Context: an optimization exercise on an open-source flow, tuned for a short achievable clock period and few clock cycles. The choices shown serve that exercise and are no tape-out recipe.
Function was checked by simulation only, so behaviour that the tests miss may differ from the original.

### design/flow/design.v
module alu(
	input  wire clk,
	input  wire clk_en,
	input  wire signed[31:0] data_a,
	input  wire signed[31:0] data_b,
	input  wire [3:0]  alufn,
	output reg  [31:0] res
);
	always @(posedge(clk)) begin
		if(clk_en) begin
			case(alufn)
				4'b0000    : res <= data_a + data_b;
				4'b0001    : res <= data_a - data_b;
				4'b0010    : res <= data_a * data_b;
				4'b0011    : res <= 32'd0;
				4'b1000    : res <= data_a & data_b;
				4'b1001     : res <= data_a | data_b;
				4'b1010    : res <= data_a ^ data_b;
				4'b0100  : res <= (data_a == data_b) ? 32'd1 : 32'd0;
				4'b0101  : res <= (data_a < data_b) ? 32'd1 : 32'd0;
				4'b0110  : res <= (data_a <= data_b) ? 32'd1 : 32'd0;
				4'b1100    : res <= data_a << data_b[4:0];
				4'b1101    : res <= data_a >> data_b[4:0];
				4'b1110    : res <= data_a >>> data_b[4:0];
				default : res <= 32'd0;
			endcase		
		end
	end
endmodule
module clock_controller(
	input  wire clk,
	input  wire [31:0] instruction_rfr,  
	input  wire [31:0] instruction_alu,
	input  wire [31:0] instruction_dm,
	input  wire [31:0] instruction_rfw,
	input  wire [31:0] branch_data,
	output wire [4:0] clk_sequence_out,
	output reg  [1:0] pcsel,
	input  wire alive
);
	reg [4:0] clk_sequence;
	wire exit = instruction_rfr[31] & instruction_rfr[30] & instruction_rfr[29] 
				& instruction_rfr[28] & instruction_rfr[27] & instruction_rfr[26];
	wire data_hazard_ra = (instruction_rfr[20:16] != 5'b11111) & 
					   ((instruction_rfr[20:16] == instruction_alu[25:21] & clk_sequence[2] == 1'b1 & instruction_alu[31:26] != 6'h19) |
						(instruction_rfr[20:16] == instruction_dm[25:21]  & clk_sequence[3] == 1'b1 & instruction_dm[31:26]  != 6'h19) |
						(instruction_rfr[20:16] == instruction_rfw[25:21] & clk_sequence[4] == 1'b1 & instruction_rfw[31:26] != 6'h19));
	wire data_hazard_rb = (instruction_rfr[31:30] == 2'b10) & 
					   (instruction_rfr[15:11] != 5'b11111) & 
					   ((instruction_rfr[15:11] == instruction_alu[25:21] & clk_sequence[2] == 1'b1 & instruction_alu[31:26] != 6'h19) |
						(instruction_rfr[15:11] == instruction_dm[25:21]  & clk_sequence[3] == 1'b1 & instruction_dm[31:26]  != 6'h19) |
						(instruction_rfr[15:11] == instruction_rfw[25:21] & clk_sequence[4] == 1'b1 & instruction_rfw[31:26] != 6'h19));
	wire data_hazard_rc = (instruction_rfr[31:26] == 6'h19) & 
					   (instruction_rfr[25:21] != 5'b11111) & 
					   ((instruction_rfr[25:21] == instruction_alu[25:21] & clk_sequence[2] == 1'b1 & instruction_alu[31:26] != 6'h19) |
						(instruction_rfr[25:21] == instruction_dm[25:21]  & clk_sequence[3] == 1'b1 & instruction_dm[31:26]  != 6'h19) |
						(instruction_rfr[25:21] == instruction_rfw[25:21] & clk_sequence[4] == 1'b1 & instruction_rfw[31:26] != 6'h19));
	wire data_hazard = data_hazard_ra | data_hazard_rb | data_hazard_rc;
	reg control_hazard_prev;
	reg control_hazard_prev_prev;
	wire control_hazard_detection = instruction_rfr[31:26] == 6'h1B |
									instruction_rfr[31:26] == 6'h1D |
									instruction_rfr[31:26] == 6'h1E ;
	wire st_gpu = instruction_rfr[31:26] == 6'h19;
	wire control_hazard = (control_hazard_detection | st_gpu) 
							& ~control_hazard_prev 
							& ~control_hazard_prev_prev 
							& ~data_hazard;  
	wire stall = data_hazard & ~exit;
	assign clk_sequence_out = stall ? {clk_sequence[4:2], 2'b00} :
							  (control_hazard | exit) ? {clk_sequence[4:1], 1'b0} :
							  (control_hazard_prev) ? 
							  	(((pcsel == 2'b10) | (pcsel == 2'b01 & branch_data == 32'd0) | (pcsel == 2'b11 & branch_data != 32'd0)) ? 
									{clk_sequence[4:1], 1'b0} :
									{clk_sequence[4:1], 1'b1})
								: clk_sequence;
	always @(posedge(clk)) begin
		if(alive) begin
			if(stall) begin
				clk_sequence <= {clk_sequence[3:2], 3'b011};
				control_hazard_prev_prev <= 1'b0;
			end else begin
				if(exit) begin
					clk_sequence <= {clk_sequence[3:1], 2'b00};
					control_hazard_prev_prev <= 1'b0;
				end else begin
					if(control_hazard) begin
						clk_sequence <= {clk_sequence[3:1], 2'b00};
						control_hazard_prev_prev <= 1'b0;
					end else begin
						if(control_hazard_prev) begin
							if((pcsel == 2'b10) | (pcsel == 2'b01 & branch_data == 32'd0) | (pcsel == 2'b11 & branch_data != 32'd0)) begin
								clk_sequence <= {clk_sequence[3:1], 2'b01};
								control_hazard_prev_prev <= 1'b1;
							end else begin
								clk_sequence <= {clk_sequence[3:1], 2'b11};
								control_hazard_prev_prev <= 1'b0;
							end
						end else begin
							clk_sequence <= {clk_sequence[3:1], 2'b11};
							control_hazard_prev_prev <= 1'b0;
						end
					end
				end
			end
			if(~control_hazard) begin
				pcsel <= 2'b00;
			end else begin
				if(instruction_rfr[31:26] == 6'h1B) begin
					pcsel <= 2'b10;
				end else begin if(instruction_rfr[31:26] == 6'h1D) begin
						pcsel <= 2'b01;
					end else begin if(instruction_rfr[31:26] == 6'h1E) begin
							pcsel <= 2'b11;
						end else begin
							pcsel <= 2'b00;
						end
					end
				end
			end
			control_hazard_prev <= control_hazard;
		end else begin
			clk_sequence <= 5'b00001;
			control_hazard_prev <= 1'b0;
			control_hazard_prev_prev <= 1'b0;
			pcsel <= 2'b00;
		end
	end
endmodule
module control_logic_alu(
    input [5:0] opcode,
    output bsel,
    output [3:0] alufn
);
	assign bsel = ~opcode[4];
    assign alufn[3:0] = (opcode[5] == 1'b1) ? opcode[3:0] : 4'h0 ;
endmodule
module control_logic_dm(
    input [5:0] opcode,
    output wr
);
	assign wr = (opcode[5:0] == 6'h19) ? 1'b1 : 1'b0 ;
endmodule
module control_logic_rfr(
    input [5:0] opcode,
    output ra2sel
);
	assign ra2sel = (opcode[5:0] == 6'h19) ? 1'b1 : 1'b0 ;
endmodule
module control_logic_rfw(
    input [5:0] opcode,
    output [1:0] wdsel,
    output werf,
	output wr
);
	assign wdsel[1] = (opcode[5:0] == 6'b011000) ? 1'b1 : 1'b0 ;
	assign wdsel[0] = opcode[5];
	assign werf = (opcode[5:0] == 6'h19) ? 1'b0 : 1'b1 ;
	assign wr = (opcode[5:0] == 6'h19) ? 1'b1 : 1'b0 ;
endmodule
module program_counter(
	input  wire clk,
	input  wire clk_en,
	input  wire rst,
	input  wire [1:0]  pcsel,
	input  wire [31:0] pc_in,
	input  wire [15:0] offset,
	input  wire [31:0] address,
	output reg  [31:0] pc_out,
	output reg  [31:0] pc_next
);
	wire [31:0] offset_32;
	assign offset_32 = (offset[15] == 1'b0) ? {16'h0000, offset} * 32'd4 : {16'hffff, offset} * 32'd4;
	wire [31:0] reg_val;
	assign reg_val = address;
	always @(posedge(clk)) begin
		if(rst) begin
			pc_out  <= 32'b0;
			pc_next <= 32'd4;
		end else begin
			if(clk_en) begin
				case(pcsel)
					2'b00 : begin 
						pc_out  <= pc_in;
						pc_next <= pc_in + 32'd4;
					end
					2'b01    : begin 
						if (reg_val == 32'b0) begin
							pc_out  <= pc_in + offset_32 - 32'd4;
							pc_next <= pc_in + offset_32;
						end else begin
							pc_out  <= pc_in;
							pc_next <= pc_in + 32'd4;
						end
					end
					2'b10   : begin
						pc_out  <= address;
						pc_next <= address + 32'd4;
					end
					2'b11    : 
						begin
							if (reg_val != 32'b0) begin
								pc_out  <= pc_in + offset_32 - 32'd4;
								pc_next <= pc_in + offset_32;
							end else begin
								pc_out  <= pc_in;
								pc_next <= pc_in + 32'd4;
							end
						end
				endcase		
			end
		end
	end
endmodule
module register_file_bank (
	clock,
	clk_en,
	data,
	rdaddress,
	wraddress,
	wren,
	q);
	input	clock;
	input clk_en;
	input	[31:0]  data;
	input	[4:0]  rdaddress;
	input	[4:0]  wraddress;
	input	  wren;
	output	[31:0]  q;
	reg [31:0] mem [0:31];
	reg [4:0]  rdaddress_reg;
	always @(posedge clock) begin
		if (clk_en) begin
			rdaddress_reg <= rdaddress;
			if (wren)
				mem[wraddress] <= data;
		end
	end
	assign q = mem[rdaddress_reg];
endmodule
module register_file(
	clk,
	cpu_clk_en,
	cpu_read_address1,
	cpu_read_address2,
	cpu_write_address,
	cpu_data_write,
	cpu_data_read1,
	cpu_data_read2,
	cpu_wren
);
	input  wire        clk;
	input  wire [1:0]  cpu_clk_en;
	input  wire [31:0] cpu_read_address1;
	input  wire [31:0] cpu_read_address2;
	input  wire [31:0] cpu_write_address;
	input  wire [31:0] cpu_data_write;
	output wire [31:0] cpu_data_read1;
	output wire [31:0] cpu_data_read2;
	input  wire        cpu_wren;
	wire [4:0]  ram_read_address1;
	wire [4:0]  ram_write_address;
	wire [31:0] ram_data_write;
	wire 			ram_wren;
	wire			ram_clk_en;
	wire [31:0] ram_data_read1;
	wire [31:0] ram_data_read2;
	assign ram_read_address1 = cpu_read_address1[6:2];
	assign ram_write_address = cpu_write_address[6:2];
	assign ram_data_write    = cpu_data_write;
	assign ram_wren          = cpu_wren & cpu_clk_en[1];
	assign ram_clk_en        = cpu_clk_en[1] | cpu_clk_en[0];
	reg is_read_address1_r31;
	reg is_read_address2_r31;
	always @(posedge(clk)) begin
		is_read_address1_r31 <= ram_read_address1 == 5'b11111;
		is_read_address2_r31 <= cpu_read_address2[6:2] == 5'b11111;
	end
	assign cpu_data_read1 = is_read_address1_r31 ? 32'b0 : ram_data_read1;
	assign cpu_data_read2 = is_read_address2_r31 ? 32'b0 : ram_data_read2;
	register_file_bank port0(
		.clock(clk),
		.clk_en(ram_clk_en),
		.data(ram_data_write),
		.rdaddress(ram_read_address1),
		.wraddress(ram_write_address),
		.wren(ram_wren),
		.q(ram_data_read1)
	);
	register_file_bank port1(
		.clock(clk),
		.clk_en(ram_clk_en),
		.data(ram_data_write),
		.rdaddress(cpu_read_address2[6:2]),
		.wraddress(ram_write_address),
		.wren(ram_wren),
		.q(ram_data_read2)
	);
endmodule 
module cpu(
	clk,
	rst,
	imem_en,
	imem_addr,
	imem_rdata,
	dmem_en,
	dmem_we,
	io_we,
	dmem_addr,
	dmem_wdata,
	dmem_rdata,
	io_data,
	halt
);
	input  wire        clk;
	input  wire        rst;
	output wire        imem_en;
	output wire [31:0] imem_addr;
	input  wire [31:0] imem_rdata;
	output wire        dmem_en;
	output wire        dmem_we;
	output wire        io_we;
	output wire [31:0] dmem_addr;
	output wire [31:0] dmem_wdata;
	input  wire [31:0] dmem_rdata;
	input  wire [31:0] io_data;
	output wire        halt;
	wire        alive;
	assign alive = ~rst;
	wire [4:0]  clk_sequence;
	reg [31:0] pc_next_pipe_im;
	reg [31:0] im_data_pipe_rfr;
	reg [31:0] pc_next_pipe_rfr;
	reg [31:0] im_data_pipe_alu;
	reg [31:0] pc_next_pipe_alu;
	reg [31:0] rf_data_r2_pipe_alu;
	reg [31:0] im_data_pipe_dm;
	reg [31:0] pc_next_pipe_dm;
	reg [31:0] rf_data_r2_pipe_dm;
	reg [31:0] alu_res_pipe_dm;
	reg [31:0] im_data_pipe_rfw;
	wire [1:0] pcsel;
	wire       ra2sel;
	wire       wr;
	wire [1:0] wdsel;
	wire       bsel;
	wire       werf;
	wire [3:0] alufn;
	control_logic_rfr clogic_rfr(
		.opcode(im_data[31:26]),
		.ra2sel(ra2sel)
	);
	control_logic_alu clogic_alu(
		.opcode(im_data_pipe_rfr[31:26]),
		.bsel(bsel),
		.alufn(alufn)
	);
	control_logic_dm clogic_dm(
		.opcode(im_data_pipe_alu[31:26]),
		.wr(wr)
	);
	control_logic_rfw clogic_rfw(
		.opcode(im_data_pipe_dm[31:26]),
		.wdsel(wdsel),
		.werf(werf),
		.wr()
	);
	wire [31:0] pc_curr;
	wire [31:0] pc_next;
	wire [31:0] pc_addr;
	wire [15:0] lit;
	program_counter pc(
		.clk(clk),
		.rst(~alive),
		.clk_en(clk_sequence[0] | pcsel == 2'b10 | (pcsel == 2'b01 & pc_addr == 32'b0) | (pcsel == 2'b11 & pc_addr != 32'b0)),
		.pcsel(pcsel),
		.pc_in(pc_next),  
		.offset(im_data_pipe_rfr[15:0]),
		.address(pc_addr),
		.pc_out(pc_curr),
		.pc_next(pc_next)
	);
	wire [31:0] im_data;
	assign imem_en   = clk_sequence[0];
	assign imem_addr = pc_curr;
	assign im_data   = imem_rdata;
	wire [4:0]  ra;
	wire [4:0]  rb;
	wire [4:0]  rc;
	wire [5:0]  opcode;
	assign lit         = im_data[15:0];
	assign rb          = im_data[15:11];
	assign ra          = im_data[20:16];
	assign rc          = im_data[25:21];
	assign opcode      = im_data[31:26];
	assign halt = im_data_pipe_rfw[31] & im_data_pipe_rfw[30]
					& im_data_pipe_rfw[29] & im_data_pipe_rfw[28]
					& im_data_pipe_rfw[27] & im_data_pipe_rfw[26];
	wire [1:0]  rf_clk_en;
	wire [31:0] rf_addr_r1;
	wire [31:0] rf_addr_r2;
	wire [31:0] rf_addr_w;
	wire [31:0] rf_data_w;
	wire [31:0] rf_data_r1;
	wire [31:0] rf_data_r2;
	assign rf_clk_en  = {clk_sequence[4], clk_sequence[1]};
	assign rf_addr_r1 = {25'b0, ra, 2'b0};
	assign rf_addr_r2 = (ra2sel == 1'b0) ? {25'b0, rb, 2'b0} : {25'b0, rc, 2'b0};
	assign rf_addr_w  = {25'b0, im_data_pipe_dm[25:21], 2'b0};
	assign pc_addr    = rf_data_r1;
	register_file rf(
		.clk(clk),
		.cpu_clk_en(rf_clk_en),
		.cpu_read_address1(rf_addr_r1),
		.cpu_read_address2(rf_addr_r2),
		.cpu_write_address(rf_addr_w),
		.cpu_data_write(rf_data_w),
		.cpu_data_read1(rf_data_r1),
		.cpu_data_read2(rf_data_r2),
		.cpu_wren(werf)
	);
	wire [31:0] alu_data_b;
	wire [31:0] alu_res;
	wire [31:0] lit_32;
	assign lit_32 = (im_data_pipe_rfr[15] == 1'b0) ? {16'h0000, im_data_pipe_rfr[15:0]} : {16'hffff, im_data_pipe_rfr[15:0]};
	assign alu_data_b = (bsel == 1'b0) ? lit_32 : rf_data_r2;
	alu the_alu(
		.clk(clk),
		.clk_en(clk_sequence[2]),
		.data_a(rf_data_r1),
		.data_b(alu_data_b),
		.alufn(alufn),
		.res(alu_res)
	);
	wire [31:0] dm_data_r;
	assign dmem_en    = clk_sequence[3];
	assign dmem_addr  = alu_res;
	assign dmem_wdata = rf_data_r2_pipe_alu;
	assign dmem_we    = wr & (alu_res[31:30] == 2'b00);
	assign io_we      = wr & (alu_res[31:30] != 2'b00);
	assign dm_data_r  = dmem_rdata;
	wire [31:0] st_data;
	assign st_data = (alu_res_pipe_dm[31:30] == 2'b00) ? dm_data_r : (alu_res_pipe_dm[31:30] == 2'b01) ? io_data : 32'b0;
	assign rf_data_w = (wdsel[1] == 1'b0) ? ((wdsel[0] == 1'b0) ? pc_next_pipe_dm : alu_res_pipe_dm) : st_data;
	clock_controller cc(
		.clk(clk),
		.instruction_rfr(im_data),
		.instruction_alu(im_data_pipe_rfr),
		.instruction_dm(im_data_pipe_alu),
		.instruction_rfw(im_data_pipe_dm),
		.branch_data(rf_data_r1),
		.clk_sequence_out(clk_sequence),
		.pcsel(pcsel),
		.alive(alive)
	);
	always @(posedge(clk)) begin
		if(alive) begin
			if (clk_sequence[0] == 1'b1) begin
				pc_next_pipe_im <= pc_next;
			end
			if (clk_sequence[1] == 1'b1) begin
				im_data_pipe_rfr <= im_data;
				pc_next_pipe_rfr <= pc_next_pipe_im;
			end
			if (clk_sequence[2] == 1'b1) begin
				im_data_pipe_alu <= im_data_pipe_rfr;
				pc_next_pipe_alu <= pc_next_pipe_rfr;
				rf_data_r2_pipe_alu <= rf_data_r2;
			end
			if (clk_sequence[3] == 1'b1) begin
				im_data_pipe_dm <= im_data_pipe_alu;
				pc_next_pipe_dm <= pc_next_pipe_alu;
				rf_data_r2_pipe_dm <= rf_data_r2_pipe_alu;
				alu_res_pipe_dm <= alu_res;
			end
			if (clk_sequence[4] == 1'b1) begin
				im_data_pipe_rfw <= im_data_pipe_dm;
			end
		end else begin
			pc_next_pipe_im <= 32'h0000_0000;
			im_data_pipe_rfr <= 32'h0000_0000;
			pc_next_pipe_rfr <= 32'h0000_0000;
			im_data_pipe_alu <= 32'h0000_0000;
			pc_next_pipe_alu <= 32'h0000_0000;
			rf_data_r2_pipe_alu <= 32'h0000_0000;
			im_data_pipe_dm <= 32'h0000_0000;
			pc_next_pipe_dm <= 32'h0000_0000;
			rf_data_r2_pipe_dm <= 32'h0000_0000;
			alu_res_pipe_dm <= 32'h0000_0000;
			im_data_pipe_rfw <= 32'h0000_0000;
		end
	end
endmodule 
### design/flow/config.mk
export PLATFORM = sky130hd
export DESIGN_NAME = cpu
export DESIGN_NICKNAME = cpu
export VERILOG_FILES = /design/flow/design.v
export SDC_FILE = /design/flow/constraint.sdc
export NUM_CORES = 4
export LEC_CHECK = 0
export CAP_MARGIN = 20
export CORE_MARGIN = 2
export CORE_UTILIZATION = 40
export SLEW_MARGIN = 20
### design/flow/run.sh
#!/bin/bash
# synth_recipe.tcl (not shown) runs the flow's synth.tcl, then flattens the netlist and writes it again
# the make line also repeats each setting of config.mk as NAME=value (left out here)
make -C /OpenROAD-flow-scripts/flow DESIGN_CONFIG=/design/flow/config.mk WORK_HOME=/design/flow/orfs CLKGATE_MAP_FILE= SYNTH_SCRIPT=/design/flow/synth_recipe.tcl finish
### design/flow/constraint.sdc
create_clock -name core_clock -period 15.0 [get_ports {clk}]
set_input_delay 3.0000 -clock core_clock [delete_from_list [all_inputs] [get_ports {clk}]]
set_output_delay 3.0000 -clock core_clock [all_outputs]
set_load 0.01 [all_outputs]
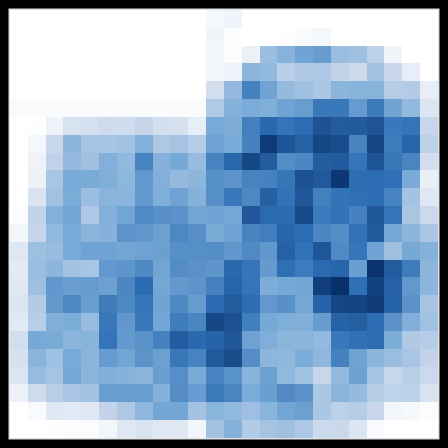
(wire density map)
The die is cut into 24 by 24 equal tiles; white is low, dark blue is high, scaled to the fullest tile. Values are wire area over tile area, all layers added.
42% of the tiles are over half the peak. The emptiest ninth of the die: upper left. The mean over all tiles is 0.26.
vias: 66890
final wirelength: 352100 um
DR WL/cell: 33.31 um
gr usage total: 0.3020

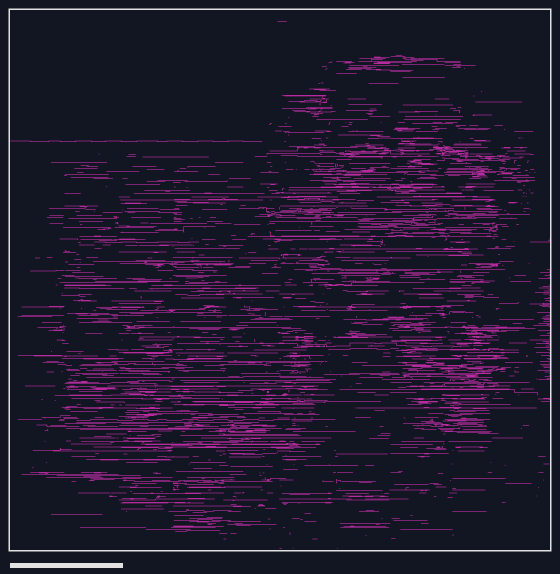
(metal 3)
Bar = 100 um.
1016 nets have wire on it. The longest straight run is 191 um. The layer carries 37.4 mm of wire.
met3 usage: 0.07049

==> results.py <==
metrics = {
    "clock_tree": {
        "path_clk_slew_ns": 0.07,
        "clk_latency_ns": 0.82,
        "cts-buffers-inserted": 143,
        "cts_tree": "built",
    },
    "floorplanning": {
        "die_w_um": 479.9,
    },
    "sta": {
        "grt_setup_unrepaired": "no",
        "min_period_ns": 11.68,
        "clock_skew_ns": 0.05136,
        "holdWs_ns": 0.4541,
        "slew_violations": 0,
    },
    "synth": {
        "synth_cells": 7431,
        "ys.flop_type": "edfxtp_1",
        "synth_edf_count": 1066,
        "synth.area.top_cells": "edfxtp_1, mux4_2, fa_1",
        "ys_top_cells_by_count": "edfxtp_1, nor2_1, mux4_2",
        "ys_seq_area_frac": 0.4267,
        "yosysWarnings": 6,
        "synth_area_leader_cell": "edfxtp_1",
        "synth_seq_cells": 1398,
        "syn_nets": 8220,
    },
    "finish": {
        "finalInstanceArea_um2": 100700,
        "syn_to_final_growth_pct": 11.17,
        "most-common-layout-cells": "edfxtp_1, nor2_1, mux4_2",
    },
    "worst_setup_path": {
        "cp-endpoint": "the_alu.res[31]",
        "cp_data_arrival_time_ns": 12.18,
        "r2r-end": "the_alu.res[31]",
        "crit_path_start_kind": "flip-flop",
        "max_stage_delay_ns": 0.83,
        "r2r_slack_ns": 3.32,
        "path_max_fanout": 54,
        "critPathSlowestCell": "clkinv_1",
        "crit_type": "flip-flop to flip-flop",
        "cpMostUsedCell": "xnor2_1",
        "cp_top_family": "adder cells",
    },
    "route": {
        "routed-wl-met3_um": 37450,
        "met2WireLength_um": 158800,
        "drc": 0,
        "wl_met1_um": 134300,
        "first_pass_iters": 7,
        "top_layer_used": "met5",
    },
    "status": {
        "outcome": "timing/DRC/antenna clean",
    },
    "worst_hold_path": {
        "worstHoldEndpoint": "pc_next_pipe_im[4]",
        "hp-class": "flip-flop to flip-flop",
    },
    "global_route": {
        "grt_max_degree": 94,
        "grt.overflow.total": 0,
        "grt_first_pass_wirelength_um": 496700,
        "antenna_found_initial": 20,
    },
    "placement": {
        "place_hpwl_um": 237000,
        "io_buffers": 198,
        "gp_congestion": 1.023,
    },
}
Testbench counts, summed over its fixed seeds: cycles 79,733.
[metal layers]
| layer | up-vias | GRT usage |
|---|---|---|
| met3 | 963 | 0.07049 |
| met4 | 14 | 0.1544 |
| met2 | 4306 | 0.4666 |
| met1 | 34340 | 0.3980 |
| met5 | - | 0 |
| li1 | 27270 | - |
[logic make-up after synthesis]
group | count (synthesis) | share of synthesized area
muxes | 1035 | 0.2023
DFF | 1398 | 0.4267
and+or+nand+nor | 1920 | 0.09013
buffers and inverters | 1091 | 0.05188
adders and majority gates | 691 | 0.1295
AOI/OAI and AO/OA | 1074 | 0.07725
xor gates and xnor gates | 222 | 0.02233
[area by class of cell]
class	instances	area [um2]	share of cell area
inverters	571	2143	0.02128
flip-flops and latches	1398	38700	0.3842
repair buffers	396	3616	0.03590
well taps	2992	3744	0.03716
diodes	8	20.02	0.0001987
multi-input cells	4942	47790	0.4745
clock buffers	176	3846	0.03818
clock inverters	87	863.3	0.008571
[stage by stage]
stage          std cells
3_3_place_gp       10300
3_5_place_dp       10300
5_1_grt            10560
4_1_cts            10560
6_report           10570
2_1_floorplan       7431

afterwards: timing with drivers on the ports:
No port has a modelled driver above. Below, the same layout with a new extraction and two added sets of constraints.
Step 1: set_driving_cell puts a clkbuf_16 on clk and a buf_2 on each other input, an assumption about the parent block.
Step 2 adds t to the input delays and takes it off the output delays; t is the mean of the earliest and latest rising clock arrival at the registers after step 1. Input paths then give back, and output paths get back, about the clock's delay inside the block.
Three values: no drivers, after step 1, after step 2; two values: the first two.
shift t [ns]: 0.871
slack for setup (ns): 3.319 / 3.319 / 3.319
worst data-port slew with drivers (ns): 0.15
After both steps this run still meets setup and hold. For this run, drivers alone change the setup slack by 0.000 ns; drivers and shift together by 0.000 ns.
